This is an optimization exercise on Yosys and OpenROAD, whose aim is small area and a short achievable clock period, not a production implementation.
Where RTL was checked, it was by simulation tests only, not by an equivalence proof against the original.
The series may have gaps, and a smaller design here may also do less where the tests do not look.
No functional check of the RTL was part of runs 4 to 6.

==> run_1/floorplan.png <==
Pins as bars on the die edge.
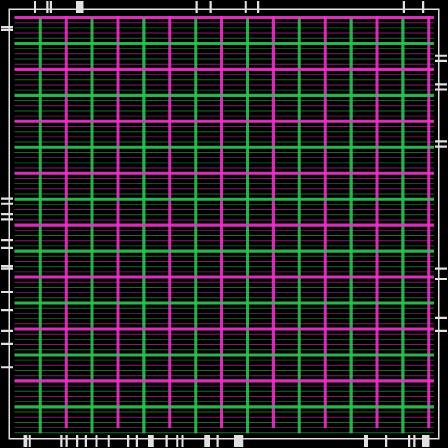
==> run_1/class_map.png <==
Bar = 50 um.
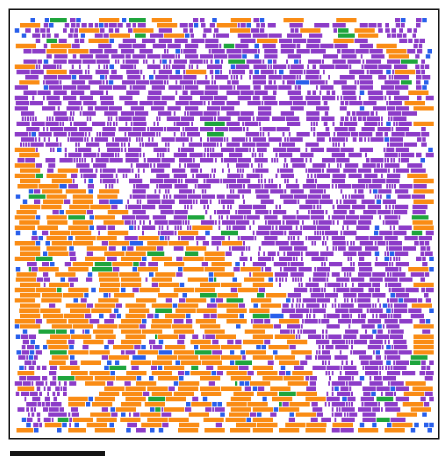
==> run_1/clock_wires.png <==
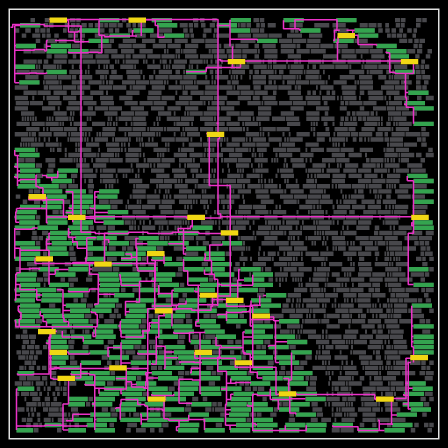
--- flow/design.v: outline only ---
// module Multiplier: 2993 lines
// module Adder: 35 lines
// module GN: 5 lines
// module AND2: 5 lines
// module XOR2: 5 lines
// module FA: 6 lines
// module HA: 6 lines
// module PP: 5 lines
// module FSM: 24 lines
// module Dot_product: 66 lines
module Dot_product(in, clk, reset, en, out, sel, done, ready);
  // ...
==> flow/flow/run.sh <==
#!/bin/bash
# Standard ORFS layout, with timing repair aimed below the achieved period
# (repair margin) and fast port buffers.  Each make run logs to its own file
# here; ORFS keeps every tool's log under orfs/logs/.
set -euo pipefail
bash standard.sh finish \
  SETUP_SLACK_MARGIN=18.5 \
  "BUFFER_PORTS_ARGS=-buffer_cell sky130_fd_sc_hd__buf_4" \
  > make_finish.log 2>&1
==> flow/standard.sh <==
#!/bin/bash
# synth_recipe.tcl (not shown) runs the flow's synth.tcl, then flattens the netlist and writes it again
# the make line also repeats each setting of config.mk as NAME=value (left out here)
make -C /OpenROAD-flow-scripts/flow DESIGN_CONFIG=/design/flow/config.mk WORK_HOME=/design/flow/orfs CLKGATE_MAP_FILE= SYNTH_SCRIPT=/design/flow/synth_recipe.tcl "${@:-finish}"
==> flow/config.mk <==
export PLATFORM = sky130hd
export DESIGN_NAME = Dot_product
export DESIGN_NICKNAME = Dot_product
export VERILOG_FILES = /design/flow/design.v
export SDC_FILE = /design/flow/constraint.sdc
export NUM_CORES = 4
export LEC_CHECK = 0
export CAP_MARGIN = 20
export CORE_MARGIN = 2
export CORE_UTILIZATION = 65
export CTS_BUF_LIST = sky130_fd_sc_hd__clkbuf_16
export CTS_CLUSTER_DIAMETER = 60
export CTS_CLUSTER_SIZE = 24
export SLEW_MARGIN = 20
export SYNTH_HIERARCHICAL = 1
export SYNTH_MINIMUM_KEEP_SIZE = 0
==> flow/constraint.sdc <==
create_clock -name core_clock -period 27.0 [get_ports {clk}]
set_input_delay 5.4000 -clock core_clock [delete_from_list [all_inputs] [get_ports {clk}]]
set_output_delay 5.4000 -clock core_clock [all_outputs]
set_load 0.01 [all_outputs]
==> flow_metrics.tcl, run 1 <==
set metrics [dict create \
    critPathLaunchType "input port" \
    fillers 3156 \
    ctsResizeCount 12 \
    cts_hold_buf 0 \
    dr_wl_met2_mm 43.9 \
    hold_path_class "flop to flop" \
    wl_met1_mm 31.5 \
    synth.distinct_cells 45 \
    grt.total_usage_pct 37.6 \
    tightest_slew_ns 1.41 \
    rr_worst_depth 16 \
    fin_crit_ns 8.57 \
    synth_fa_ha_area_share_pct 47.5 \
    die_x_um 224 \
    ys_top_cells_by_area "fa_1 (45%), edfxtp_1 (33%), nor2_1 (9.6%), a222oi_1 (3.0%), ha_1 (2.5%)" \
    ys_seq_elements 358 \
    wl_met3_mm 12.4 \
    drc 0 \
    crit_cells 10 \
    holdPathStages 1 \
    highest_layer "met5" \
    largest_reg_flops 288 \
    arrival_ns 8.92 \
    multi_input_area_sq_um 21300 \
    synth_top_area_share_pct 45.0 \
    routed_wl_mm 94.6 \
    skew_ns 0.0235 \
    clock.fmax_mhz 117 \
    first_global_vias 23600 \
    synthCells 2292 \
    vias 21400 \
    io_buffers 72 \
    layout_common_cells "nor2_1 (740), fa_1 (676), edfxtp_1 (347)" \
    drt-initial-drc-count 3166 \
    cts_setup_buffers 17 \
    cp_top_family "adder cells" \
    yosysSeqAreaShare_pct 33.9 \
    cts_made_buffers 28 \
    grt_antenna_before_repair 1 \
    drv_cap 0 \
    path_buf_inv 1 \
    grt_max_degree 71 \
    clock_sinks 358 \
    cp_max_fo 6 \
    synth_common_cells "nor2_1 (808), fa_1 (708), edfxtp_1 (347), a222oi_1 (96), a21o_1 (91)" \
    viasPerCell 6.82 \
    maxSlewHeadroom_pct 6.33 \
    grt_overflow 0 \
    outcome "timing/DRC/antenna clean" \
    fp.dieArea_sq_um 50300 \
    syn_nets 3099 \
    layout_commonest_cell "nor2_1" \
    fin_crit_sh_pct 31.7 \
    io-pin-count 73 \
    synth-main-ff-cell "edfxtp_1" \
    tns_ns 0 \
    synth_compound_area_share_pct 5.69 \
    synth_xor_xnor_area_share_pct 0.837 \
]
## Picture notes: floorplan.png
green -> VSS
magenta -> VDD
met1 rails = 81
met5 straps = 16

## Picture notes: class_map.png
green -> clock drivers and dummy loads  # cells 52, share of their area 3.0%
purple -> remaining logic cells  # cells 1901, share of their area 61%
orange -> registers  # cells 358, share of their area 31%
blue -> remaining buffers and delay cells  # cells 211, share of their area 4.8%
fraction of area in registers: 30.2%
Core Area: 47800 sq um
row count: 80
post-route cell area: 35500 sq um

## Picture notes: clock_wires.png
yellow -> clock-net drivers  # count 28
magenta -> clock wires  # length 4100 um
green -> flip-flops  # count 358
routed clock nets = 29

run 1: worst reg2reg max path, stage by stage, from the launching register on:
cell and delay [ns]:
dfstp_2 0.53, buf_4 0.34, a222oi_1 0.94, buf_4 0.38
nor2_1 0.10, fa_1 0.48, fa_1 0.47, fa_1 0.45
fa_1 0.54, fa_1 0.48, ha_1 0.37, fa_1 0.53
fa_2 0.60, fa_2 0.45, fa_2 0.35, fa_1 0.50
fa_1 0.40
run 1: metal layers:
layer	GRT usage (%)	up-vias
li1	-	8253
met1	48.7	11000
met2	59.4	1654
met3	9.13	447
met4	21.4	2
met5	1.17	-
run 1: per-stage QoR:
step / hold slack (ns) / cells / setup slack [ns] / cell area, sq um
final: 0.673 / 3138 / 18.43 / 35500
after global routing: 0.700 / 3138 / 18.41 / 35500
after floorplan: 0.633 / 2292 / 18.24 / 31900
after global placement: 0.622 / 3012 / 17.76 / 33600
after CTS: 0.658 / 3081 / 18.47 / 34800
after detailed placement: 0.638 / 3012 / 17.69 / 33600
run 1: cell type report:
type	count	share of cell area [%]
diodes	1	0.00705
clock buffers	28	1.97
clock inverters	24	0.917
inverters	8	0.0917
multi-input cells	1893	60.0
flip-flops and latches	358	30.2
well taps	615	2.17
repair buffers	211	4.69
==> inputs of run 2 (changes only) <==
--- a/flow/flow/run.sh
+++ b/flow/flow/run.sh
@@ -6,3 +6,3 @@
 bash standard.sh finish \
-  SETUP_SLACK_MARGIN=18.5 \
+  SETUP_SLACK_MARGIN=18.6 \
   "BUFFER_PORTS_ARGS=-buffer_cell sky130_fd_sc_hd__buf_4" \
--- a/flow/config.mk
+++ b/flow/config.mk
@@ -10,5 +10,3 @@
 export CORE_UTILIZATION = 65
-export CTS_BUF_LIST = sky130_fd_sc_hd__clkbuf_16
-export CTS_CLUSTER_DIAMETER = 60
-export CTS_CLUSTER_SIZE = 24
+export CTS_BUF_LIST = sky130_fd_sc_hd__clkbuf_8
 export SLEW_MARGIN = 20
==> run 2 against run 1 <==
- still clean on timing, DRC and antenna
- design area rose by 1.3%
- sequential share of layout area fell by 0.38 points
- cell count rose by 2.5%
- critical path depth rose by 1
- non-clock buffer count rose by 31
- largest cell class unchanged
==> flow_metrics.tcl, run 2 <==
set metrics [dict create \
    outcome "timing/DRC/antenna clean" \
    setup_ws_ns 18.55 \
    synth.cell_area_sq_um 31500 \
    place_congestion 0.947 \
    wire_per_inst_um 30.2 \
    synth_compound_area_share_pct 5.69 \
    skew_ns 0.0704 \
    finalHoldViolCount 0 \
    synth_fa_ha_area_share_pct 47.5 \
    initial_core_util_pct 65.9 \
    ys_seq_elements 358 \
    largest_reg_flops 288 \
    dpl_cell_area_sq_um 33600 \
    slowest_delay_ns 0.59 \
    die_x_um 224 \
    cts-root-buf "clkbuf_8" \
    synth_edf_count 347 \
    synth.most_common_cell "nor2_1" \
    layout_commonest_cell "nor2_1" \
    slew_violations 0 \
    io-pin-count 73 \
    drc 0 \
    synth.distinct_cells 45 \
    syn_nets 3099 \
    tns_ns 0 \
    fin_crit_ns 8.45 \
    place_ws_ns 17.70 \
    maxSlewHeadroom_pct 3.52 \
    grt_antenna_before_repair 1 \
    dp_hpwl_mm 59.7 \
    synth_top_area_share_pct 45.0 \
    synth_xor_xnor_area_share_pct 0.837 \
    async_reset_ff_share_pct 3.07 \
    coreArea_sq_um 47800 \
    grt.total_usage_pct 39.8 \
    tightest_slew_ns 1.45 \
    fin_crit_sh_pct 31.3 \
    cp.required_ns 27.46 \
    holdPathStages 1 \
    synthCells 2292 \
    cts_made_buffers 58 \
    fillers 3086 \
    postRouteAntennaNets 0 \
    critPathLaunchType "input port" \
    ctsResizeCount 31 \
    syn_to_final_growth_pct 14.0 \
    dp_cells 3013 \
    crit_path_top_delay_cell "fa_1" \
    clock.fmax_mhz 118 \
    row_count 80 \
    ys_top_cells_by_area "fa_1 (45%), edfxtp_1 (33%), nor2_1 (9.6%), a222oi_1 (3.0%), ha_1 (2.5%)" \
    synth_top_family_by_area "adder cells" \
    tritoncts "built" \
    vias 21900 \
    synth-main-ff-cell "edfxtp_1" \
    hold_ws_ns 0.514 \
    routed_wl_mm 97.2 \
    cts_setup_buffers 60 \
    grt_overflow 0 \
    cp_max_fo 10 \
    worstSetupEndpointType "flop" \
    synth_common_cells "nor2_1 (808), fa_1 (708), edfxtp_1 (347), a222oi_1 (96), a21o_1 (91)" \
    io_buffers 72 \
    die_y_um 224 \
    arrival_ns 8.92 \
    rsz0062_at_grt "true" \
    muxShareOfSynthArea_pct 0.357 \
    dr.pass1.iters 6 \
    fp.dieArea_sq_um 50300 \
    avgSynthCellArea_sq_um 13.8 \
    drive_above_1_share_pct 19.6 \
    crit_chain "buf_6 -> nor2_4 -> a21o_4 -> buf_6 -> nor2_4 -> fa_1 -> fa_1 -> fa_2 -> fa_2 -> fa_1 -> fa_1" \
    grt_pass1_wl_mm 144 \
    grt_max_degree 73 \
    drv_cap 0 \
    nets 3364 \
    setup_viol 0 \
    clk_latency_ns 0.73 \
    drt-initial-drc-count 3064 \
    clk_pin_slew_worst_paths_ns 0.06 \
    r2r_slack_ns 19.20 \
    critPathKind "input port to flop" \
    yosysWarnings 16 \
    clock_path_buffers 3 \
    viasPerCell 6.81 \
    crit_path_frequent_cell "fa_1" \
    cts_hold_buf 0 \
    hold_path_class "flop to flop" \
    yosysSeqAreaShare_pct 33.9 \
    htree_levels 2 \
    rr_worst_depth 16 \
    first_global_vias 23900 \
    synth-simple-area-share_pct 10.7 \
    clock_sinks 358 \
    yosysTopAreaCell "fa_1" \
    fin_cells 3217 \
    layout_common_cells "nor2_1 (727), fa_1 (669), edfxtp_1 (347)" \
]
run 2: cell counts after synthesis:
No cell type changed its count.
run 2: cell families after synthesis:
family                   Yosys count
AND/OR/NAND/NOR                  865
adder cells (fa/ha/maj)          772
buffers and inverters             54
multiplexers                      10
AO/OA/AOI/OAI                    205
XOR/XNOR                          28
flip-flops                       358
run 2: layout make-up:
type | instances | area [sq um] | share of cell area [%]
Sequential cell | 358 | 10700 | 29.8
Clock inverter | 46 | 309 | 0.860
Clock buffer | 58 | 798 | 2.22
Timing Repair Buffer | 242 | 1930 | 5.37
Tap cell | 615 | 769 | 2.14
Inverter | 8 | 32.5 | 0.0905
Antenna cell | 1 | 2.50 | 0.00696
Multi-Input combinational cell | 1889 | 21400 | 59.5
run 2: layer usage:
metal / wire length, um / up-vias / track usage [%]
li1: - / 8366 / -
met1: 32400 / 11300 / 50.9
met2: 43800 / 1815 / 60.6
met3: 13700 / 468 / 12.8
met4: 7260 / 0 / 23.4
met5: 0 / - / 0
run 2: worst max-delay path: cells and delay by family:
family | cells | cell delay, ns
simple gates | 2 | 0.19
fa+ha+maj | 6 | 2.84
buf+inv | 2 | 0.25
compound gates | 1 | 0.22
==> run_2/layers.png <==
Bar = 50 um.
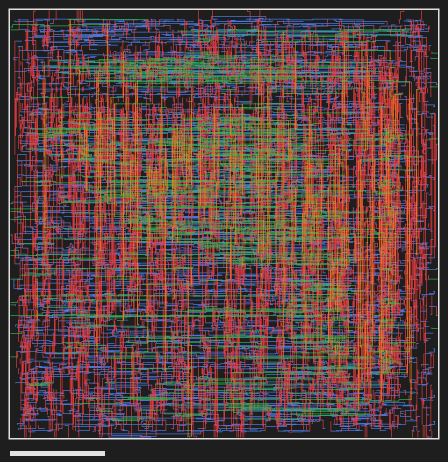
green -> M3  # wire length 13700 um
orange -> M4  # wire length 7260 um
blue -> M1  # wire length 32.4 mm
red -> M2  # wire length 43.8 mm

==> run_2/floorplan.png <==
Pins as bars on the die edge.
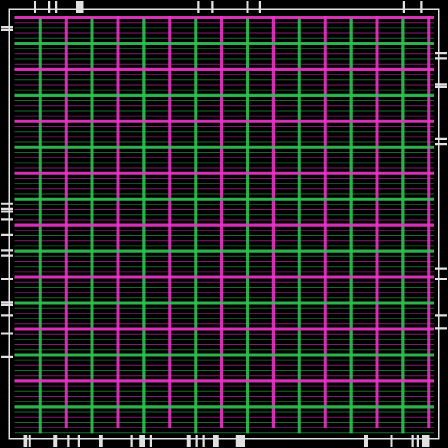
green -> VSS
magenta -> VDD
met4 straps = 16
met5 straps = 16
signal pins = 73
met1 rails = 81

==> run_2/class_map.png <==
Bar = 50 um.
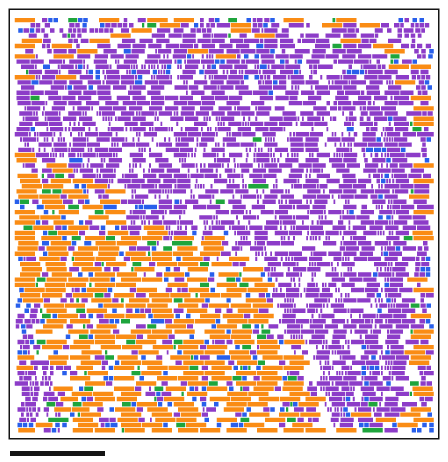
green -> clock drivers and dummy loads  # cells 104, share of their area 3.1%
purple -> remaining logic cells  # cells 1897, share of their area 61%
orange -> registers  # cells 358, share of their area 30%
blue -> remaining buffers and delay cells  # cells 242, share of their area 5.5%
fin util: 75.1%
fraction of area in registers: 29.8%
post-route cell area: 35900 sq um

==> run_2/top_view.png <==
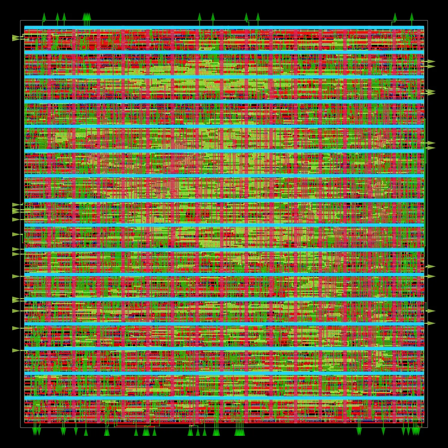

==> inputs of run 3 (changes only) <==
--- a/flow/flow/run.sh
+++ b/flow/flow/run.sh
@@ -6,4 +6,4 @@
 bash standard.sh finish \
-  SETUP_SLACK_MARGIN=18.6 \
-  "BUFFER_PORTS_ARGS=-buffer_cell sky130_fd_sc_hd__buf_4" \
+  SETUP_SLACK_MARGIN=18.5 \
+  "BUFFER_PORTS_ARGS=-buffer_cell sky130_fd_sc_hd__buf_2" \
   > make_finish.log 2>&1
==> run_3/top_view.png <==
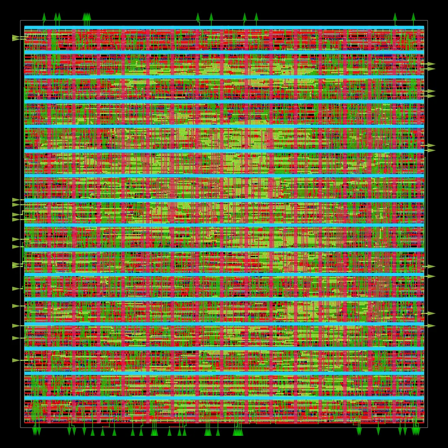
Boundary Pins: 73
Final Non-Filler Cells: 3192
fin util: 74.1%
total length of routed wires: 94.7 mm
Die Footprint: 50300 sq um

==> run_3/clock_wires.png <==
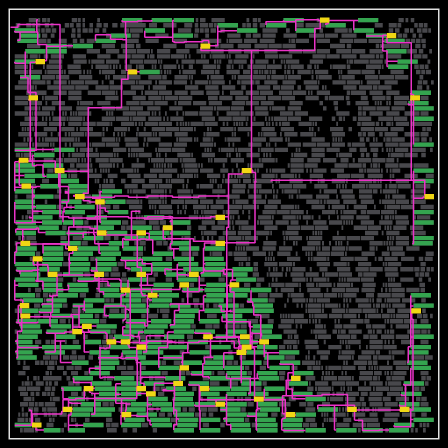
green -> flip-flops  # count 358
magenta -> clock wires  # length 4660 um
yellow -> clock-net drivers  # count 58
routed clock nets = 59
flops lie = spread over the die

==> run 3 against run 2 <==
- setup slack lost 0.054 ns
- via count shrank 1.2%
- worst hold slack lost 0.0067 ns
- critical path depth shrank 1
- first-iteration DRC count shrank 2.3%
- area after synthesis is the same
- critical path type unchanged
- largest cell class unchanged
==> flow_metrics.tcl, run 3 <==
set metrics [dict create \
    outcome "timing/DRC/antenna clean" \
    cts_hold_buf 0 \
    viasPerCell 6.78 \
    postRouteAntennaNets 0 \
    clock_sinks 358 \
    finalHoldViolCount 0 \
    skew_ns 0.0369 \
    layout_commonest_cell "nor2_1" \
    row_count 80 \
    clk_pin_slew_worst_paths_ns 0.06 \
    highest_layer "met4" \
    grt_max_degree 72 \
    synthCells 2292 \
    tns_ns 0 \
    drc 0 \
    syn_nets 3099 \
    grt_use_met3_pct 9.94 \
    grt.busiest_layer "met2" \
    die_x_um 224 \
    synth.most_common_cell "nor2_1" \
    wl_met1_mm 31.9 \
    yosysSeqAreaShare_pct 33.9 \
    nets 3336 \
    initial_core_util_pct 65.9 \
    hold_ws_ns 0.507 \
    rr_worst_depth 16 \
    setup_ws_ns 18.50 \
    synth_fa_ha_area_share_pct 47.5 \
    place_ws_ns 17.67 \
    synth_top_family_by_area "adder cells" \
    coreArea_sq_um 47800 \
    yosysTopAreaCell "fa_1" \
    grt_use_met1_pct 49.7 \
    drv_cap 0 \
    hold_path_class "flop to flop" \
    grt_antenna_before_repair 1 \
    cts-root-buf "clkbuf_8" \
    gr-usage-met2_pct 59.7 \
    tightest_slew_ns 1.42 \
    yosysWarnings 16 \
    drt-initial-drc-count 2994 \
    synth_xor_xnor_area_share_pct 0.837 \
    rsz0062_at_grt "true" \
    synth_top_area_share_pct 45.0 \
    die_y_um 224 \
    clk_latency_ns 0.70 \
    synth_compound_area_share_pct 5.69 \
    layout_common_cells "nor2_1 (736), fa_1 (680), edfxtp_1 (347)" \
    first_global_vias 23700 \
    maxSlewHeadroom_pct 5.22 \
    dp_hpwl_mm 60.5 \
    fillers 3151 \
    dpl_cell_area_sq_um 33400 \
    htree_levels 2 \
    synth_common_cells "nor2_1 (808), fa_1 (708), edfxtp_1 (347), a222oi_1 (96), a21o_1 (91)" \
    cp_max_fo 10 \
    fin_crit_sh_pct 31.5 \
    critPathKind "input port to flop" \
    worstSetupEndpointType "flop" \
    fin_crit_ns 8.50 \
    drive_above_1_share_pct 17.9 \
    r2r_slack_ns 19.18 \
    slew_violations 0 \
    tritoncts "built" \
    clock_path_buffers 3 \
    holdPathStages 1 \
    vias 21600 \
    critPathLaunchType "input port" \
    grt_overflow 0 \
    synth-main-ff-cell "edfxtp_1" \
    synth_edf_count 347 \
    dp_cells 3013 \
    largest_reg_flops 288 \
    final-seq-area_sq_um 10700 \
    clock.fmax_mhz 118 \
    syn_to_final_growth_pct 12.5 \
    cts_made_buffers 58 \
]
==> run_3/class_map.png <==
Bar = 50 um.
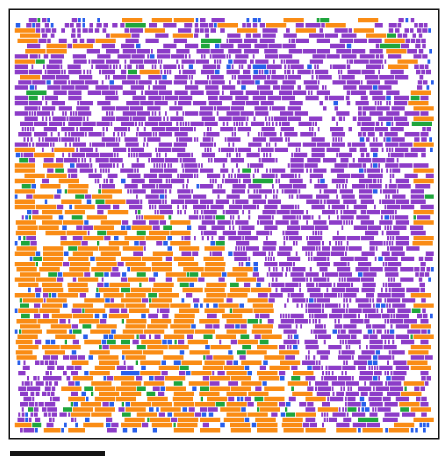
green -> clock drivers and dummy loads  # cells 107, share of their area 3.5%
orange -> registers  # cells 358, share of their area 31%
purple -> remaining logic cells  # cells 1900, share of their area 61%
blue -> remaining buffers and delay cells  # cells 211, share of their area 4.2%
fraction of area in registers: 30.2%
post-route cell area: 35500 sq um

## run 3: changes by cell type in the layout (fill, tap and decap cells not counted), moves of 7 or more
cell,previous run,this run
a21o_2,7,14
buf_2,2,61
buf_4,220,138
buf_6,15,1
clkbuf_4,0,9
fa_1,669,680
fa_2,39,28
nor2_1,727,736
## run 3: layout make-up
cell class	count	share of cell area, %
multi-input cells	1892	60.0
clock inverters	49	1.15
flip-flops and latches	358	30.2
well taps	615	2.17
diodes	1	0.00706
inverters	8	0.0917
clock buffers	58	2.25
repair buffers	211	4.14
## run 3: repair_timing
item / CTS / global route
gates cloned: 0 / 12
setup buffers: 1 / 57
setup endpoints to repair: 17 / 23
resized for setup: 12 / 50
pin swaps: 0 / 13
endpoints found under the hold margin: 0 / 0
## run 3: critical path, cell delays in order
cell	delay, ns
clkbuf_4	0.17
nor2_4	0.15
a21o_4	0.26
nor2_2	0.08
fa_1	0.52
fa_1	0.58
fa_2	0.45
fa_2	0.35
fa_1	0.54
fa_1	0.41
==> inputs of run 4 (changes only) <==
--- a/flow/design.v
+++ b/flow/design.v
@@ -3009,4 +3009,3 @@
       for (i = 0; i <= N; i = i + 1) begin : node
-        localparam integer J = ((i >> k) << k) - 1;
-        if (((i >> k) & 1) == 0) begin : pass
+        if (i < (1 << k)) begin : pass
           assign g[k+1][i] = g[k][i];
@@ -3016,6 +3015,6 @@
         end else if (i < (2 << k)) begin : gonly    
-          GN n(.gh(g[k][i]), .ph(p[k][i]), .gl(g[k][J]), .g(g[k+1][i]));
+          GN n(.gh(g[k][i]), .ph(p[k][i]), .gl(g[k][i - (1 << k)]), .g(g[k+1][i]));
         end else begin : full
-          GN n(.gh(g[k][i]), .ph(p[k][i]), .gl(g[k][J]), .g(g[k+1][i]));
-          AND2 m(.a(p[k][i]), .b(p[k][J]), .y(p[k+1][i]));
+          GN n(.gh(g[k][i]), .ph(p[k][i]), .gl(g[k][i - (1 << k)]), .g(g[k+1][i]));
+          AND2 m(.a(p[k][i]), .b(p[k][i - (1 << k)]), .y(p[k+1][i]));
         end
@@ -3060,2 +3059,7 @@
 endmodule
+module LMUX(s, sn, x, y, yn);
+  input  s, sn, x, y;
+  output yn;
+  assign yn = ~((s & x) | (sn & y));
+endmodule
 module FSM(sel, ph, nsel, nph, nrs, ncs);
@@ -3092,2 +3096,3 @@
   reg        ph;
+  reg        fi;       
   reg  [2:0] rs, cs;
@@ -3101,2 +3106,3 @@
       ph  <= 1'b0;
+      fi  <= 1'b1;
       rs  <= 3'b100;
@@ -3106,2 +3112,3 @@
       ph  <= nph;
+      fi  <= ~nph;
       rs  <= nrs;
@@ -3117,17 +3124,16 @@
       if (!ph && cnt == k) w[k] <= in;
-  wire from_in = ~ph;    
   localparam K = 5;    
-  wire [2:0][15:0] an, bn;    
-  genvar m;
+  wire [2:0][15:0] l, h;    
+  genvar m, i;
   generate
     for (m = 0; m < 3; m = m + 1) begin : lane
-      wire [15:0] l = ({16{rs[0]}} & w[m][15:0])      | ({16{rs[1]}} & w[3+m][15:0])  | ({16{rs[2]}} & w[6+m][15:0]);
-      wire [15:0] h = ({16{cs[0]}} & w[3*m][31:16])   | ({16{cs[1]}} & w[3*m+1][31:16]) | ({16{cs[2]}} & w[3*m+2][31:16]);
-      if (m == 2) begin : late
-        assign an[m] = ~(from_in ? in[15:0]  : l);
-        assign bn[m] = ~(from_in ? in[31:16] : h);
-      end else begin : early
-        assign an[m] = ~l;
-        assign bn[m] = ~h;
-      end
+      assign l[m] = ({16{rs[0]}} & w[m][15:0])      | ({16{rs[1]}} & w[3+m][15:0])  | ({16{rs[2]}} & w[6+m][15:0]);
+      assign h[m] = ({16{cs[0]}} & w[3*m][31:16])   | ({16{cs[1]}} & w[3*m+1][31:16]) | ({16{cs[2]}} & w[3*m+2][31:16]);
+    end
+  endgenerate
+  wire [15:0] a2n, b2n;
+  generate
+    for (i = 0; i < 16; i = i + 1) begin : sel2
+      LMUX ma(.s(fi), .sn(ph), .x(in[i]),      .y(l[2][i]), .yn(a2n[i]));
+      LMUX mb(.s(fi), .sn(ph), .x(in[16 + i]), .y(h[2][i]), .yn(b2n[i]));
     end
@@ -3137,3 +3143,4 @@
   wire        ci;
-  Multiplier mul(.a0n(an[0]), .b0n(bn[0]), .a1n(an[1]), .b1n(bn[1]), .a2n(an[2]), .b2n(bn[2]), .s(s), .c(c), .ci(ci));
+  Multiplier mul(.a0n(~l[0]), .b0n(~h[0]), .a1n(~l[1]), .b1n(~h[1]), .a2n(a2n), .b2n(b2n),
+                 .s(s), .c(c), .ci(ci));
   reg [31:0]  rsum;
--- a/flow/flow/run.sh
+++ b/flow/flow/run.sh
@@ -7,3 +7,3 @@
   SETUP_SLACK_MARGIN=18.5 \
-  "BUFFER_PORTS_ARGS=-buffer_cell sky130_fd_sc_hd__buf_2" \
+  "BUFFER_PORTS_ARGS=-buffer_cell sky130_fd_sc_hd__buf_4" \
   > make_finish.log 2>&1
==> run 4 against run 3 <==
- first-iteration DRC count is 3.0% higher
- critical endpoint is now rcar[20]$_DFFE_PP_
- cell count is 4.7% higher
- flip-flop and latch count is 1 higher
- still clean on timing, DRC and antenna
- sequential share of layout area is 0.66 points lower
- area after synthesis is 2.4% higher
- maximum frequency is 0.21% lower
- critical path depth stayed put
==> flow_metrics.tcl, run 4 <==
set metrics [dict create \
    r2r_slack_ns 19.08 \
    synth_common_cells "nor2_1 (776), fa_1 (708), edfxtp_1 (347), a21o_1 (101), a222oi_1 (96)" \
    clk_pin_slew_worst_paths_ns 0.07 \
    tightest_slew_ns 1.07 \
    final_cell_area_sq_um 36300 \
    grt_antenna_before_repair 2 \
    grt_overflow 0 \
    cp_max_fo 16 \
    fillers 3239 \
    syn_to_final_growth_pct 12.5 \
    tritoncts "built" \
    drc 0 \
    first_global_vias 24900 \
    outcome "timing/DRC/antenna clean" \
    critPathLaunchType "input port" \
    wire_per_inst_um 29.5 \
    rsz0062_at_grt "true" \
    grt_max_degree 59 \
    synth.cell_area_sq_um 32300 \
    synth.most_common_cell "nor2_1" \
    place_congestion 0.953 \
    highest_layer "met5" \
    seq_area_share_pct 29.5 \
    synth_edf_count 347 \
    dr.pass1.iters 9 \
    ctsResizeCount 16 \
    layout_commonest_cell "nor2_1" \
    avgSynthCellArea_sq_um 13.6 \
    grt_use_met1_pct 52.5 \
    cts-root-buf "clkbuf_8" \
    antenna_cells 1 \
    rr_worst_depth 16 \
    multi_input_area_share_pct 58.8 \
    grt_use_met3_pct 12.4 \
    critPathKind "input port to flop" \
    cp_top_family "adder cells" \
    dp_hpwl_mm 68.1 \
    place_ws_ns 17.17 \
    area_dominant_class "multi-input gates" \
    postRouteAntennaNets 0 \
    clock_sinks 359 \
    layout_common_cells "nor2_1 (767), fa_1 (660), edfxtp_1 (347)" \
    drive_above_1_share_pct 16.1 \
    crit_cells 10 \
    drt-initial-drc-count 3085 \
    coreArea_sq_um 49000 \
    slew_violations 0 \
    async_reset_ff_share_pct 3.34 \
    fin_crit_ns 8.52 \
    holdPathStages 1 \
    slowest_delay_ns 0.58 \
    cts_made_buffers 57 \
    setup_viol 0 \
    dr_wl_met2_mm 44.8 \
    initial_core_util_pct 65.9 \
    grt_pass1_wl_mm 149 \
    synth.distinct_cells 47 \
    fin_crit_sh_pct 31.6 \
    maxSlewHeadroom_pct 28.5 \
    final-nonclk-buf-share_pct 5.94 \
    final-seq-area_sq_um 10700 \
    arrival_ns 8.95 \
    cts_setup_buffers 16 \
    clock_buffers 57 \
    syn_nets 3179 \
    dp_cells 3177 \
    dpl_cell_area_sq_um 34400 \
    yosysWarnings 16 \
    crit_path_frequent_cell "fa_2" \
    io-pin-count 73 \
    nets 3440 \
    clock.fmax_mhz 117 \
    multi_input_cells 1933 \
    seq_cell_count 359 \
    inv_count 41 \
    clkCellAreaFrac_pct 3.00 \
    yosysTopAreaCell "fa_1" \
    multi_input_area_sq_um 21400 \
    hold_path_class "flop to flop" \
    largest_reg_flops 288 \
    path_buf_inv 2 \
    synthCells 2372 \
    drv_cap 0 \
    worstSetupEndpointType "flop" \
    grt.total_usage_pct 40.3 \
    synth_top_area_share_pct 43.9 \
    wl_met3_mm 13.0 \
    clock_path_buffers 3 \
    ys_seq_elements 359 \
    cp.required_ns 27.43 \
    htree_levels 2 \
    cts_hold_buf 0 \
    fp.dieArea_sq_um 51500 \
    crit_chain "buf_4 -> a22oi_2 -> buf_12 -> nor2_1 -> fa_1 -> fa_2 -> fa_2 -> fa_2 -> fa_2 -> fa_1" \
    synth-main-ff-cell "edfxtp_1" \
    nNonClkBuffers 241 \
    yosysSeqAreaShare_pct 33.2 \
    row_count 81 \
    vias 22400 \
    ys_top_cells_by_area "fa_1 (44%), edfxtp_1 (32%), nor2_1 (9.0%), a222oi_1 (3.0%), ha_1 (2.5%)" \
    hold_ws_ns 0.514 \
    gr-usage-met2_pct 62.1 \
    tns_ns 0 \
    viasPerCell 6.69 \
    setup_ws_ns 18.48 \
    grt.busiest_layer "met2" \
    crit_path_top_delay_cell "fa_2" \
    io_buffers 72 \
    finalHoldViolCount 0 \
    wl_met1_mm 34.0 \
    postLayoutCoreUtil_pct 74.2 \
    clk_latency_ns 0.69 \
    taps 664 \
]
run 4: changes by cell type after synthesis, moves of 5 or more:
| cell | before | now |
|---|---|---|
| and2_1 | 34 | 76 |
| buf_2 | 19 | 8 |
| inv_1 | 7 | 40 |
| nor2_1 | 808 | 776 |
| clkbuf_1 | 13 | 18 |
| a21o_1 | 91 | 101 |
| a22oi_2 | 0 | 32 |
run 4: logic make-up (layout without fill, tap and decap cells):
| logic type | after synthesis | in the layout | share of synthesized area, % |
|---|---|---|---|
| adder cells (fa/ha/maj) | 772 | 772 | 46.4 |
| AND/OR/NAND/NOR | 875 | 875 | 11.0 |
| other | 0 | 1 | 0 |
| multiplexers | 11 | 11 | 0.380 |
| AO/OA/AOI/OAI | 247 | 247 | 7.04 |
| XOR/XNOR | 28 | 28 | 0.818 |
| flip-flops | 359 | 359 | 33.2 |
| buffers and inverters | 80 | 385 | 1.19 |
==> run_4/top_view.png <==
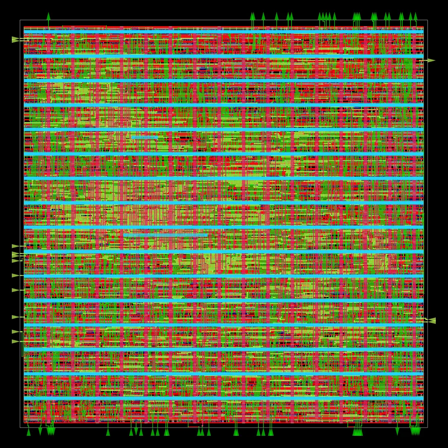
total length of routed wires: 98.5 mm
die width: 227 um
Final Non-Filler Cells: 3342

==> run_4/floorplan.png <==
Pins as bars on the die edge.
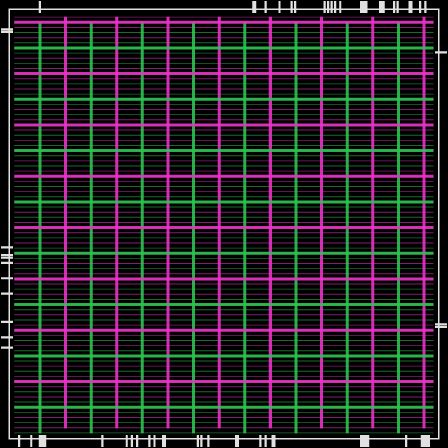
green -> VSS
magenta -> VDD
met1 rails = 82
signal pins = 73
met5 straps = 16
rows = 81
met4 straps = 16

==> run_4/clock_wires.png <==
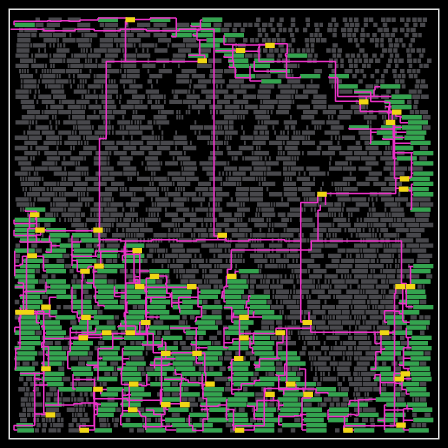
magenta -> clock wires  # length 4650 um
green -> flip-flops  # count 359
yellow -> clock-net drivers  # count 57
routed clock nets = 58
clock skew: 0.0260 ns

==> inputs of run 5 (changes only) <==
--- a/flow/design.v
+++ b/flow/design.v
@@ -3009,3 +3009,4 @@
       for (i = 0; i <= N; i = i + 1) begin : node
-        if (i < (1 << k)) begin : pass
+        localparam integer J = ((i >> k) << k) - 1;
+        if (((i >> k) & 1) == 0) begin : pass
           assign g[k+1][i] = g[k][i];
@@ -3015,6 +3016,6 @@
         end else if (i < (2 << k)) begin : gonly    
-          GN n(.gh(g[k][i]), .ph(p[k][i]), .gl(g[k][i - (1 << k)]), .g(g[k+1][i]));
+          GN n(.gh(g[k][i]), .ph(p[k][i]), .gl(g[k][J]), .g(g[k+1][i]));
         end else begin : full
-          GN n(.gh(g[k][i]), .ph(p[k][i]), .gl(g[k][i - (1 << k)]), .g(g[k+1][i]));
-          AND2 m(.a(p[k][i]), .b(p[k][i - (1 << k)]), .y(p[k+1][i]));
+          GN n(.gh(g[k][i]), .ph(p[k][i]), .gl(g[k][J]), .g(g[k+1][i]));
+          AND2 m(.a(p[k][i]), .b(p[k][J]), .y(p[k+1][i]));
         end
@@ -3059,6 +3060,6 @@
 endmodule
-module LMUX(s, sn, x, y, yn);
-  input  s, sn, x, y;
+module LSEL(x, s, y, yn);
+  input  x, s, y;
   output yn;
-  assign yn = ~((s & x) | (sn & y));
+  assign yn = ~((x & s) | y);
 endmodule
@@ -3096,3 +3097,2 @@
   reg        ph;
-  reg        fi;       
   reg  [2:0] rs, cs;
@@ -3106,3 +3106,2 @@
       ph  <= 1'b0;
-      fi  <= 1'b1;
       rs  <= 3'b100;
@@ -3112,3 +3111,2 @@
       ph  <= nph;
-      fi  <= ~nph;
       rs  <= nrs;
@@ -3128,3 +3126,3 @@
   generate
-    for (m = 0; m < 3; m = m + 1) begin : lane
+    for (m = 0; m < 2; m = m + 1) begin : lane
       assign l[m] = ({16{rs[0]}} & w[m][15:0])      | ({16{rs[1]}} & w[3+m][15:0])  | ({16{rs[2]}} & w[6+m][15:0]);
@@ -3133,2 +3131,7 @@
   endgenerate
+  wire [2:0] rs2 = rs & {3{ph}};
+  wire [2:0] cs2 = cs & {3{ph}};
+  assign l[2] = ({16{rs2[0]}} & w[2][15:0])  | ({16{rs2[1]}} & w[5][15:0])  | ({16{rs2[2]}} & w[8][15:0]);
+  assign h[2] = ({16{cs2[0]}} & w[6][31:16]) | ({16{cs2[1]}} & w[7][31:16]) | ({16{cs2[2]}} & w[8][31:16]);
+  wire fi = ~ph;
   wire [15:0] a2n, b2n;
@@ -3136,4 +3139,4 @@
     for (i = 0; i < 16; i = i + 1) begin : sel2
-      LMUX ma(.s(fi), .sn(ph), .x(in[i]),      .y(l[2][i]), .yn(a2n[i]));
-      LMUX mb(.s(fi), .sn(ph), .x(in[16 + i]), .y(h[2][i]), .yn(b2n[i]));
+      LSEL ma(.x(in[i]),      .s(fi), .y(l[2][i]), .yn(a2n[i]));
+      LSEL mb(.x(in[16 + i]), .s(fi), .y(h[2][i]), .yn(b2n[i]));
     end
==> run 5 against run 4 <==
- global-route usage is 1.7 points lower
- via count shrank 3.7%
- highest routed layer unchanged
- first-iteration DRC count is 22% lower
- sequential share of layout area increased by 0.82 points
- critical path type unchanged
- clock skew increased by 0.019 ns
- core utilization shrank 1.7 points
- still clean on timing, DRC and antenna
- area after synthesis decreased by 1.5%
==> flow_metrics.tcl, run 5 <==
set metrics [dict create \
    clock_sinks 358 \
    dpl_cell_area_sq_um 33900 \
    clock.fmax_mhz 118 \
    tightest_slew_ns 1.09 \
    clk_latency_ns 0.70 \
    yosysWarnings 16 \
    place_congestion 0.932 \
    slew_violations 0 \
    synth-simple-area-share_pct 12.4 \
    synth_common_cells "nor2_1 (776), fa_1 (708), edfxtp_1 (347), nand3_1 (132)" \
    critPathKind "input port to flop" \
    grt_use_met3_pct 11.7 \
    synth.distinct_cells 46 \
    grt.total_usage_pct 38.6 \
    layout_commonest_cell "nor2_1" \
    grt_overflow 0 \
    synth_edf_count 347 \
    initial_core_util_pct 65.3 \
    fp.dieArea_sq_um 50700 \
    tritoncts "built" \
    synth.most_common_cell "nor2_1" \
    clock_path_buffers 3 \
    wl_met1_mm 31.1 \
    ys_seq_elements 358 \
    finalHoldViolCount 0 \
    wl_met3_mm 11.9 \
    grt_max_degree 72 \
    grt_pass1_wl_mm 141 \
    fin_cells 3231 \
    first_global_vias 23900 \
    yosysTopAreaCell "fa_1" \
    nets 3373 \
    crit_path_top_delay_cell "fa_1" \
    cp_max_fo 16 \
    crit_chain "buf_4 -> a21oi_4 -> buf_8 -> nor2_1 -> fa_1 -> fa_1 -> fa_1 -> fa_2 -> fa_1 -> fa_2" \
    multi_input_area_sq_um 21000 \
    setup_viol 0 \
    rr_worst_depth 16 \
    grt_antenna_before_repair 2 \
    place_ws_ns 17.32 \
    outcome "timing/DRC/antenna clean" \
    postRouteAntennaNets 0 \
    drt-initial-drc-count 2398 \
    arrival_ns 8.91 \
    largest_reg_flops 288 \
    cts_made_buffers 56 \
    synth_xor_xnor_area_share_pct 0.831 \
    highest_layer "met5" \
    gr-usage-met2_pct 59.6 \
    synth.cell_area_sq_um 31800 \
    grt.busiest_layer "met2" \
    fin_crit_ns 8.48 \
    rsz0062_at_grt "true" \
    dr_wl_met2_mm 42.3 \
    synth_top_family_by_area "adder cells" \
    yosysSeqAreaShare_pct 33.7 \
    synth_compound_area_share_pct 4.77 \
]
-- run 5: changes by cell type in the layout (fill, tap and decap cells not counted), moves of 9 or more --
cell,before,now
a222oi_1,96,64
a21oi_2,1,24
a21o_1,101,57
inv_1,58,23
and2_1,76,33
buf_4,200,176
a21oi_4,1,10
nand3_1,4,132
a22oi_2,32,0
buf_12,16,7
-- run 5: area by class of cell --
class | instances | area share (%)
clock buffers | 56 | 2.19
well taps | 622 | 2.21
multi-input cells | 1944 | 59.7
flip-flops and latches | 358 | 30.4
inverters | 8 | 0.0923
repair buffers | 198 | 4.65
clock inverters | 45 | 0.827
-- run 5: worst reg2reg max path, stage by stage (launching register included) --
cell and delay (ns):
dfrtp_1 0.73, buf_4 0.43, a222oi_1 0.39, buf_4 0.37
nor2_1 0.14, fa_1 0.51, fa_1 0.41, fa_1 0.47
fa_1 0.54, fa_1 0.45, fa_1 0.40, fa_1 0.57
fa_1 0.46, fa_1 0.56, fa_1 0.45, fa_1 0.54
fa_2 0.43
-- run 5: what timing repair did --
action | in CTS | in global routing
hold endpoints to repair | 0 | 0
pin swaps | 7 | 0
buffers inserted | 19 | 0
endpoints found under the setup margin | 34 | 14
gates resized for setup | 5 | 17
==> run_5/clock_wires.png <==
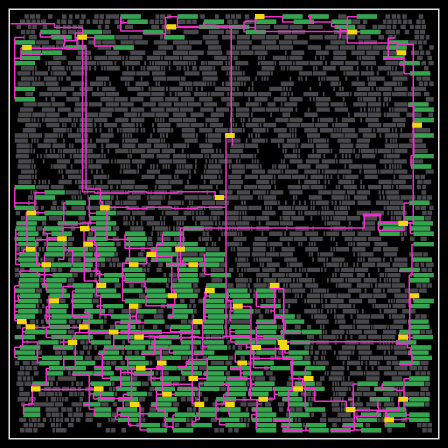
yellow -> clock-net drivers  # count 56
magenta -> clock wires  # length 4540 um
green -> flip-flops  # count 358
routed clock nets = 57
clock skew: 0.0453 ns

==> run_5/class_map.png <==
Bar = 50 um.
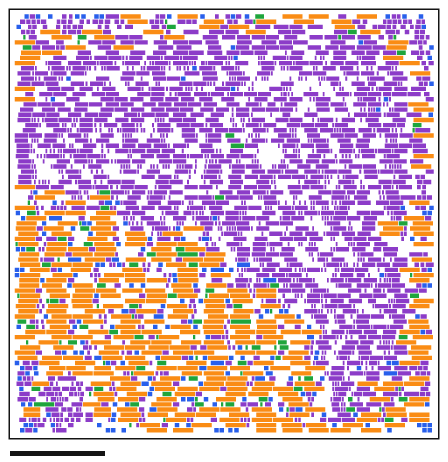
blue -> remaining buffers and delay cells  # cells 198, share of their area 4.8%
green -> clock drivers and dummy loads  # cells 101, share of their area 3.1%
purple -> remaining logic cells  # cells 1952, share of their area 61%
orange -> registers  # cells 358, share of their area 31%
Core Area: 48600 sq um
post-route cell area: 35300 sq um
fin util: 72.5%
fraction of area in registers: 30.4%
row count: 81

==> run_5/floorplan.png <==
Pins as bars on the die edge.
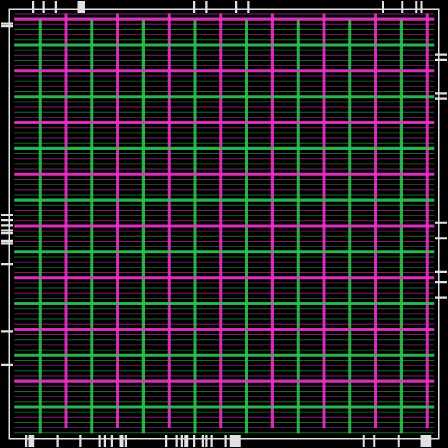
magenta -> VDD
green -> VSS
met1 rails = 82
rows = 81
die width: 225 um
Die Y: 225 um

==> run 6: too many edits to list; what changed since run 5 <==
flow/design.v: 3160 -> 3161 lines; modules unchanged: 7
  Multiplier: edited, 2993 -> 2993 lines
  Adder: edited, 35 -> 34 lines
  LMUX: new, 5 lines
  Dot_product: edited, 71 -> 73 lines
  removed: LSEL
==> module Dot_product as of run 6 <==
module Dot_product(in, clk, reset, en, out, sel, done, ready);
  input         clk, reset, en;
  input  [31:0] in;
  output [31:0] out;
  output [3:0]  sel;
  output        done, ready;
  reg  [3:0] cnt;
  reg        ph;
  reg        fi;       
  reg  [2:0] rs, cs;
  wire [3:0] nsel;
  wire       nph;
  wire [2:0] nrs, ncs;
  FSM fsm(.sel(cnt), .ph(ph), .nsel(nsel), .nph(nph), .nrs(nrs), .ncs(ncs));
  always @(posedge clk or posedge reset)
    if (reset) begin
      cnt <= 4'd0;
      ph  <= 1'b0;
      fi  <= 1'b1;
      rs  <= 3'b100;
      cs  <= 3'b100;
    end else if (en) begin
      cnt <= nsel;
      ph  <= nph;
      fi  <= ~nph;
      rs  <= nrs;
      cs  <= ncs;
    end
  assign sel   = cnt;
  assign ready = ~ph;
  assign done  = ph;
  reg [8:0][31:0] w;
  integer k;
  always @(posedge clk)
    for (k = 0; k < 9; k = k + 1)
      if (!ph && cnt == k) w[k] <= in;
  localparam K = 5;    
  wire [2:0][15:0] l, h;    
  genvar m;
  generate
    for (m = 0; m < 3; m = m + 1) begin : lane
      assign l[m] = ({16{rs[0]}} & w[m][15:0])      | ({16{rs[1]}} & w[3+m][15:0])  | ({16{rs[2]}} & w[6+m][15:0]);
      assign h[m] = ({16{cs[0]}} & w[3*m][31:16])   | ({16{cs[1]}} & w[3*m+1][31:16]) | ({16{cs[2]}} & w[3*m+2][31:16]);
    end
  endgenerate
  wire [1:0][15:0] a2n, b2n;
  genvar i, j;
  generate
    for (j = 0; j < 2; j = j + 1) begin : cp
      for (i = 0; i < 16; i = i + 1) begin : bt
        LMUX ma(.s(fi), .x(in[i]),      .y(l[2][i]), .yn(a2n[j][i]));
        LMUX mb(.s(fi), .x(in[16 + i]), .y(h[2][i]), .yn(b2n[j][i]));
      end
    end
  endgenerate
  wire [31:0]  s;
  wire [31:K+1] c;
  wire        ci;
  Multiplier mul(.a0n(~l[0]), .b0n(~h[0]), .a1n(~l[1]), .b1n(~h[1]),
                 .a2n0(a2n[0]), .a2n1(a2n[1]), .b2n0(b2n[0]), .b2n1(b2n[1]),
                 .s(s), .c(c), .ci(ci));
  reg [31:0]  rsum;
  reg [31:K+1] rcar;
  reg         rci;
  always @(posedge clk)
    if (en) begin
      rsum <= s;
      rcar <= c;
      rci  <= ci;
    end
  assign out[K:0] = rsum[K:0];
  Adder #(.N(31 - K)) add(.a(rsum[31:K+1]), .b(rcar), .ci(rci), .sum(out[31:K+1]));
endmodule
==> module Adder as of run 6 <==
module Adder(a, b, ci, sum);
  parameter N = 32;
  input  [N-1:0] a, b;
  input          ci;
  output [N-1:0] sum;
  localparam L = (N < 2) ? 1 : (N < 4) ? 2 : (N < 8) ? 3 : (N < 16) ? 4 : (N < 32) ? 5 : 6;    
  wire [N:0] g [0:L];
  wire [N:0] p [0:L];
  assign g[0][0] = ci;
  genvar k, i;
  generate
    for (i = 0; i < N; i = i + 1) begin : pg
      HA h(.a(a[i]), .b(b[i]), .s(p[0][i+1]), .co(g[0][i+1]));
    end
    for (k = 0; k < L; k = k + 1) begin : lvl
      for (i = 0; i <= N; i = i + 1) begin : node
        if (i < (1 << k)) begin : pass
          assign g[k+1][i] = g[k][i];
          if (i > 0) begin : pp
            assign p[k+1][i] = p[k][i];
          end
        end else if (i < (2 << k)) begin : gonly    
          GN n(.gh(g[k][i]), .ph(p[k][i]), .gl(g[k][i - (1 << k)]), .g(g[k+1][i]));
        end else begin : full
          GN n(.gh(g[k][i]), .ph(p[k][i]), .gl(g[k][i - (1 << k)]), .g(g[k+1][i]));
          AND2 m(.a(p[k][i]), .b(p[k][i - (1 << k)]), .y(p[k+1][i]));
        end
      end
    end
    for (i = 0; i < N; i = i + 1) begin : sm
      XOR2 x(.a(p[0][i+1]), .b(g[L][i]), .y(sum[i]));
    end
  endgenerate
endmodule
==> module LMUX as of run 6 <==
module LMUX(s, x, y, yn);
  input  s, x, y;
  output yn;
  assign yn = ~(s ? x : y);
endmodule
==> run_6/layers.png <==
Bar = 50 um.
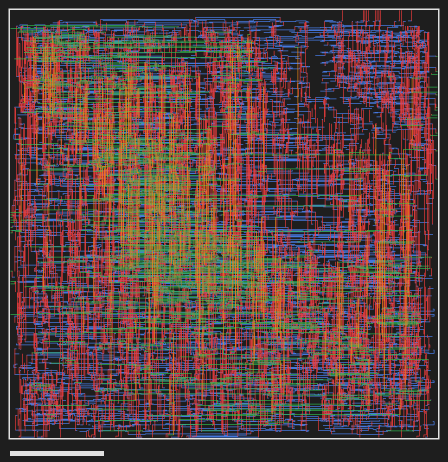
blue -> M1  # wire length 34.6 mm
green -> M3  # wire length 14400 um
orange -> M4  # wire length 6710 um
red -> M2  # wire length 45.3 mm
GRT Resource Usage Total: 41.1%
via count: 22.6k
total length of routed wires: 101 mm

==> run_6/top_view.png <==
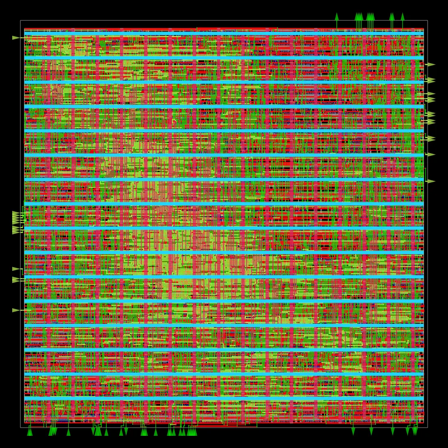
fin util: 75.3%
post-route cell area: 37000 sq um

==> run_6/floorplan.png <==
Pins as bars on the die edge.
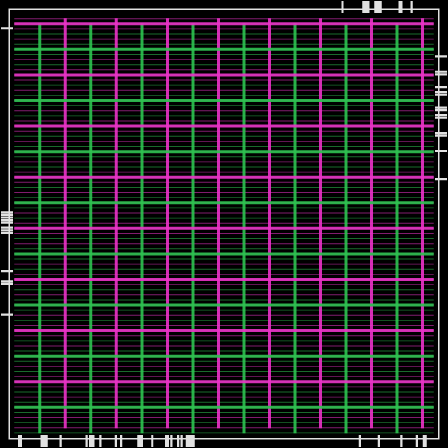
green -> VSS
magenta -> VDD
met4 straps = 16
met1 rails = 82
met5 straps = 16

==> run 6 against run 5 <==
- still clean
- register-to-register slack improved by 0.07 ns
- die area is 2.3% higher
- cell count is 4.1% higher
- area after synthesis up 2.3%
==> flow_metrics.tcl, run 6 <==
set metrics [dict create \
    outcome "timing/DRC/antenna clean" \
    fin_cells 3363 \
    grt_use_met3_pct 14.1 \
    drc 0 \
    die_y_um 228 \
    skew_ns 0.0372 \
    critPathLaunchType "input port" \
    tritoncts "built" \
    gr-usage-met2_pct 62.2 \
    drv_cap 0 \
    yosysSeqAreaShare_pct 33.0 \
    rr_worst_depth 16 \
    grt_overflow 0 \
    fin_crit_ns 8.47 \
    synth.most_common_cell "nor2_1" \
    coreArea_sq_um 49200 \
    initial_core_util_pct 66.2 \
    place_ws_ns 17.17 \
    io_buffers 72 \
    clk_latency_ns 0.66 \
    dp_cells 3190 \
    drive_above_1_share_pct 16.4 \
    hold_ws_ns 0.514 \
    syn_nets 3211 \
    nets 3465 \
    synth_edf_count 347 \
    grt_use_met1_pct 53.2 \
    cp.required_ns 27.40 \
    highest_layer "met4" \
    fin_crit_sh_pct 31.4 \
    rsz0062_at_grt "true" \
    synth_common_cells "nor2_1 (776), fa_1 (708), edfxtp_1 (347), a21o_1 (101), a222oi_1 (96)" \
    setup_ws_ns 18.53 \
    clock.fmax_mhz 118 \
    grt_antenna_before_repair 0 \
    dr_wl_met2_mm 45.3 \
    ys_seq_elements 359 \
    r2r_slack_ns 19.03 \
    slew_violations 0 \
    synth_top_area_share_pct 43.6 \
    arrival_ns 8.87 \
    grt_max_degree 66 \
    die_x_um 228 \
    place_congestion 0.954 \
    tns_ns 0 \
    io-pin-count 73 \
    crit_path_top_delay_cell "fa_2" \
    largest_reg_flops 288 \
    row_count 81 \
    clock_path_buffers 3 \
    setup_viol 0 \
    yosysWarnings 16 \
    path_buf_inv 2 \
    synth.distinct_cells 46 \
    layout_commonest_cell "nor2_1" \
    cts-root-buf "clkbuf_8" \
    wl_met1_mm 34.6 \
    finalHoldViolCount 0 \
    clock_sinks 359 \
    clk_pin_slew_worst_paths_ns 0.06 \
    ys_top_cells_by_area "fa_1 (44%), edfxtp_1 (32%), nor2_1 (9.0%), a222oi_1 (3.0%), ha_1 (2.5%)" \
    maxSlewHeadroom_pct 29.5 \
    syn_to_final_growth_pct 13.9 \
    grt.busiest_layer "met2" \
    avgSynthCellArea_sq_um 13.5 \
    tightest_slew_ns 1.06 \
    hold_path_class "flop to flop" \
    postRouteAntennaNets 0 \
    cp_top_family "adder cells" \
    grt_pass1_wl_mm 152 \
    slowest_delay_ns 0.55 \
    fp.dieArea_sq_um 51800 \
    drt-initial-drc-count 2968 \
    dp_hpwl_mm 72.7 \
    htree_levels 2 \
    async_reset_ff_share_pct 3.34 \
    worstSetupEndpointType "flop" \
    critPathKind "input port to flop" \
    synthCells 2404 \
    cts_hold_buf 0 \
    cts_made_buffers 56 \
    first_global_vias 25100 \
    wl_met3_mm 14.4 \
    holdPathStages 1 \
    viasPerCell 6.72 \
    wire_per_inst_um 30.1 \
    dpl_cell_area_sq_um 34500 \
    antenna_cells 0 \
    crit_cells 10 \
    layout_common_cells "nor2_1 (761), fa_1 (660), edfxtp_1 (347)" \
    synth-main-ff-cell "edfxtp_1" \
]
-- run 6: cell types whose count changed in the layout (fill, tap and decap cells not counted), moves of 23 or more --
cell and change:
a21o_1 +44, a21oi_2 -23, a222oi_1 +32, and2_1 +42, inv_1 +31, mux2i_4 +33
nand3_1 -128
-- run 6: cells by family after synthesis --
| kind of cell | Yosys count | synth area share, % |
|---|---|---|
| buffers and inverters | 80 | 1.18 |
| muxes | 75 | 2.35 |
| xor gates and xnor gates | 28 | 0.812 |
| and+or+nand+nor | 875 | 10.9 |
| DFF | 359 | 33.0 |
| AOI/OAI and AO/OA | 215 | 5.75 |
| adders and majority gates | 772 | 46.1 |
-- run 6: what timing repair did --
| action | 4_1_cts | 5_1_grt |
|---|---|---|
| setup endpoints to repair | 36 | 28 |
| gates resized for setup | 64 | 53 |
| pin swaps | 0 | 14 |
| setup buffers | 20 | 52 |
-- run 6: layout make-up --
class	instances	area, sq um
Multi-Input combinational cell	1965	22100
Fill cell	3039	12100
Sequential cell	359	10700
Timing Repair Buffer	235	2100
Tap cell	664	831
Clock buffer	57	785
Clock inverter	42	353
Inverter	41	156

==> gallery <==
Routed metal, one colour a layer.
Bar = 50 um.
shot_01.png
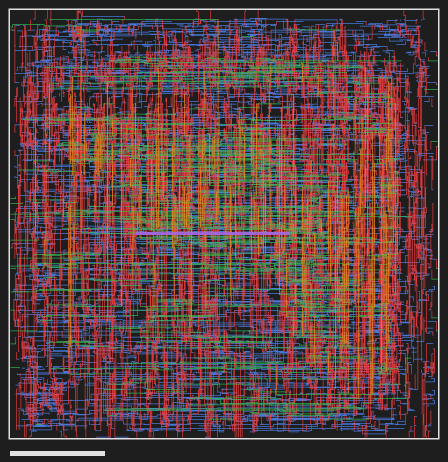
shot_02.png
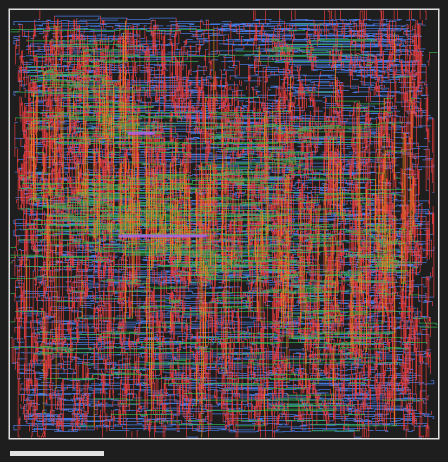
| picture | from |
|---|---|
| shot_01.png | run 1 |
| shot_02.png | run 4 |

-- afterwards: timing with drivers on the ports --
How much do the figures lean on ideal ports? The routed layouts below were timed once more, with nothing changed but the port constraints.
Step 1 sets driving cells, clkbuf_16 on the clock port and buf_2 on the other inputs (assumed; they add their load-dependent delay and slew).
Step 2 moves the port delays by t, midway between the first and last clock arrival at a register: inputs arrive t later, outputs are due t later. That takes back most of the time a late clock gives input paths.
Three values: no drivers, after step 1, after step 2; two values: the first two.
run | t, ns | setup WS [ns] | worst setup path after step 2 | slew at the worst register clock pin (ns)
run 1 | 0.673 | 18.435 / 18.432 / 17.759 | input to register | 0.09 / 0.09
run 2 | 0.750 | 18.549 / 18.552 / 17.802 | input to register | 0.06 / 0.06
run 3 | 0.738 | 18.495 / 18.508 / 17.770 | input to register | 0.07 / 0.07
run 4 | 0.732 | 18.477 / 18.502 / 17.770 | input to register | 0.07 / 0.07
run 5 | 0.730 | 18.525 / 18.554 / 17.824 | input to register | 0.07 / 0.07
run 6 | 0.704 | 18.531 / 18.543 / 17.839 | input to register | 0.07 / 0.07
After both steps setup and hold are still met in every run listed. For run 2, which loses most, drivers alone change the setup slack by +0.003 ns; drivers and shift together by -0.747 ns.
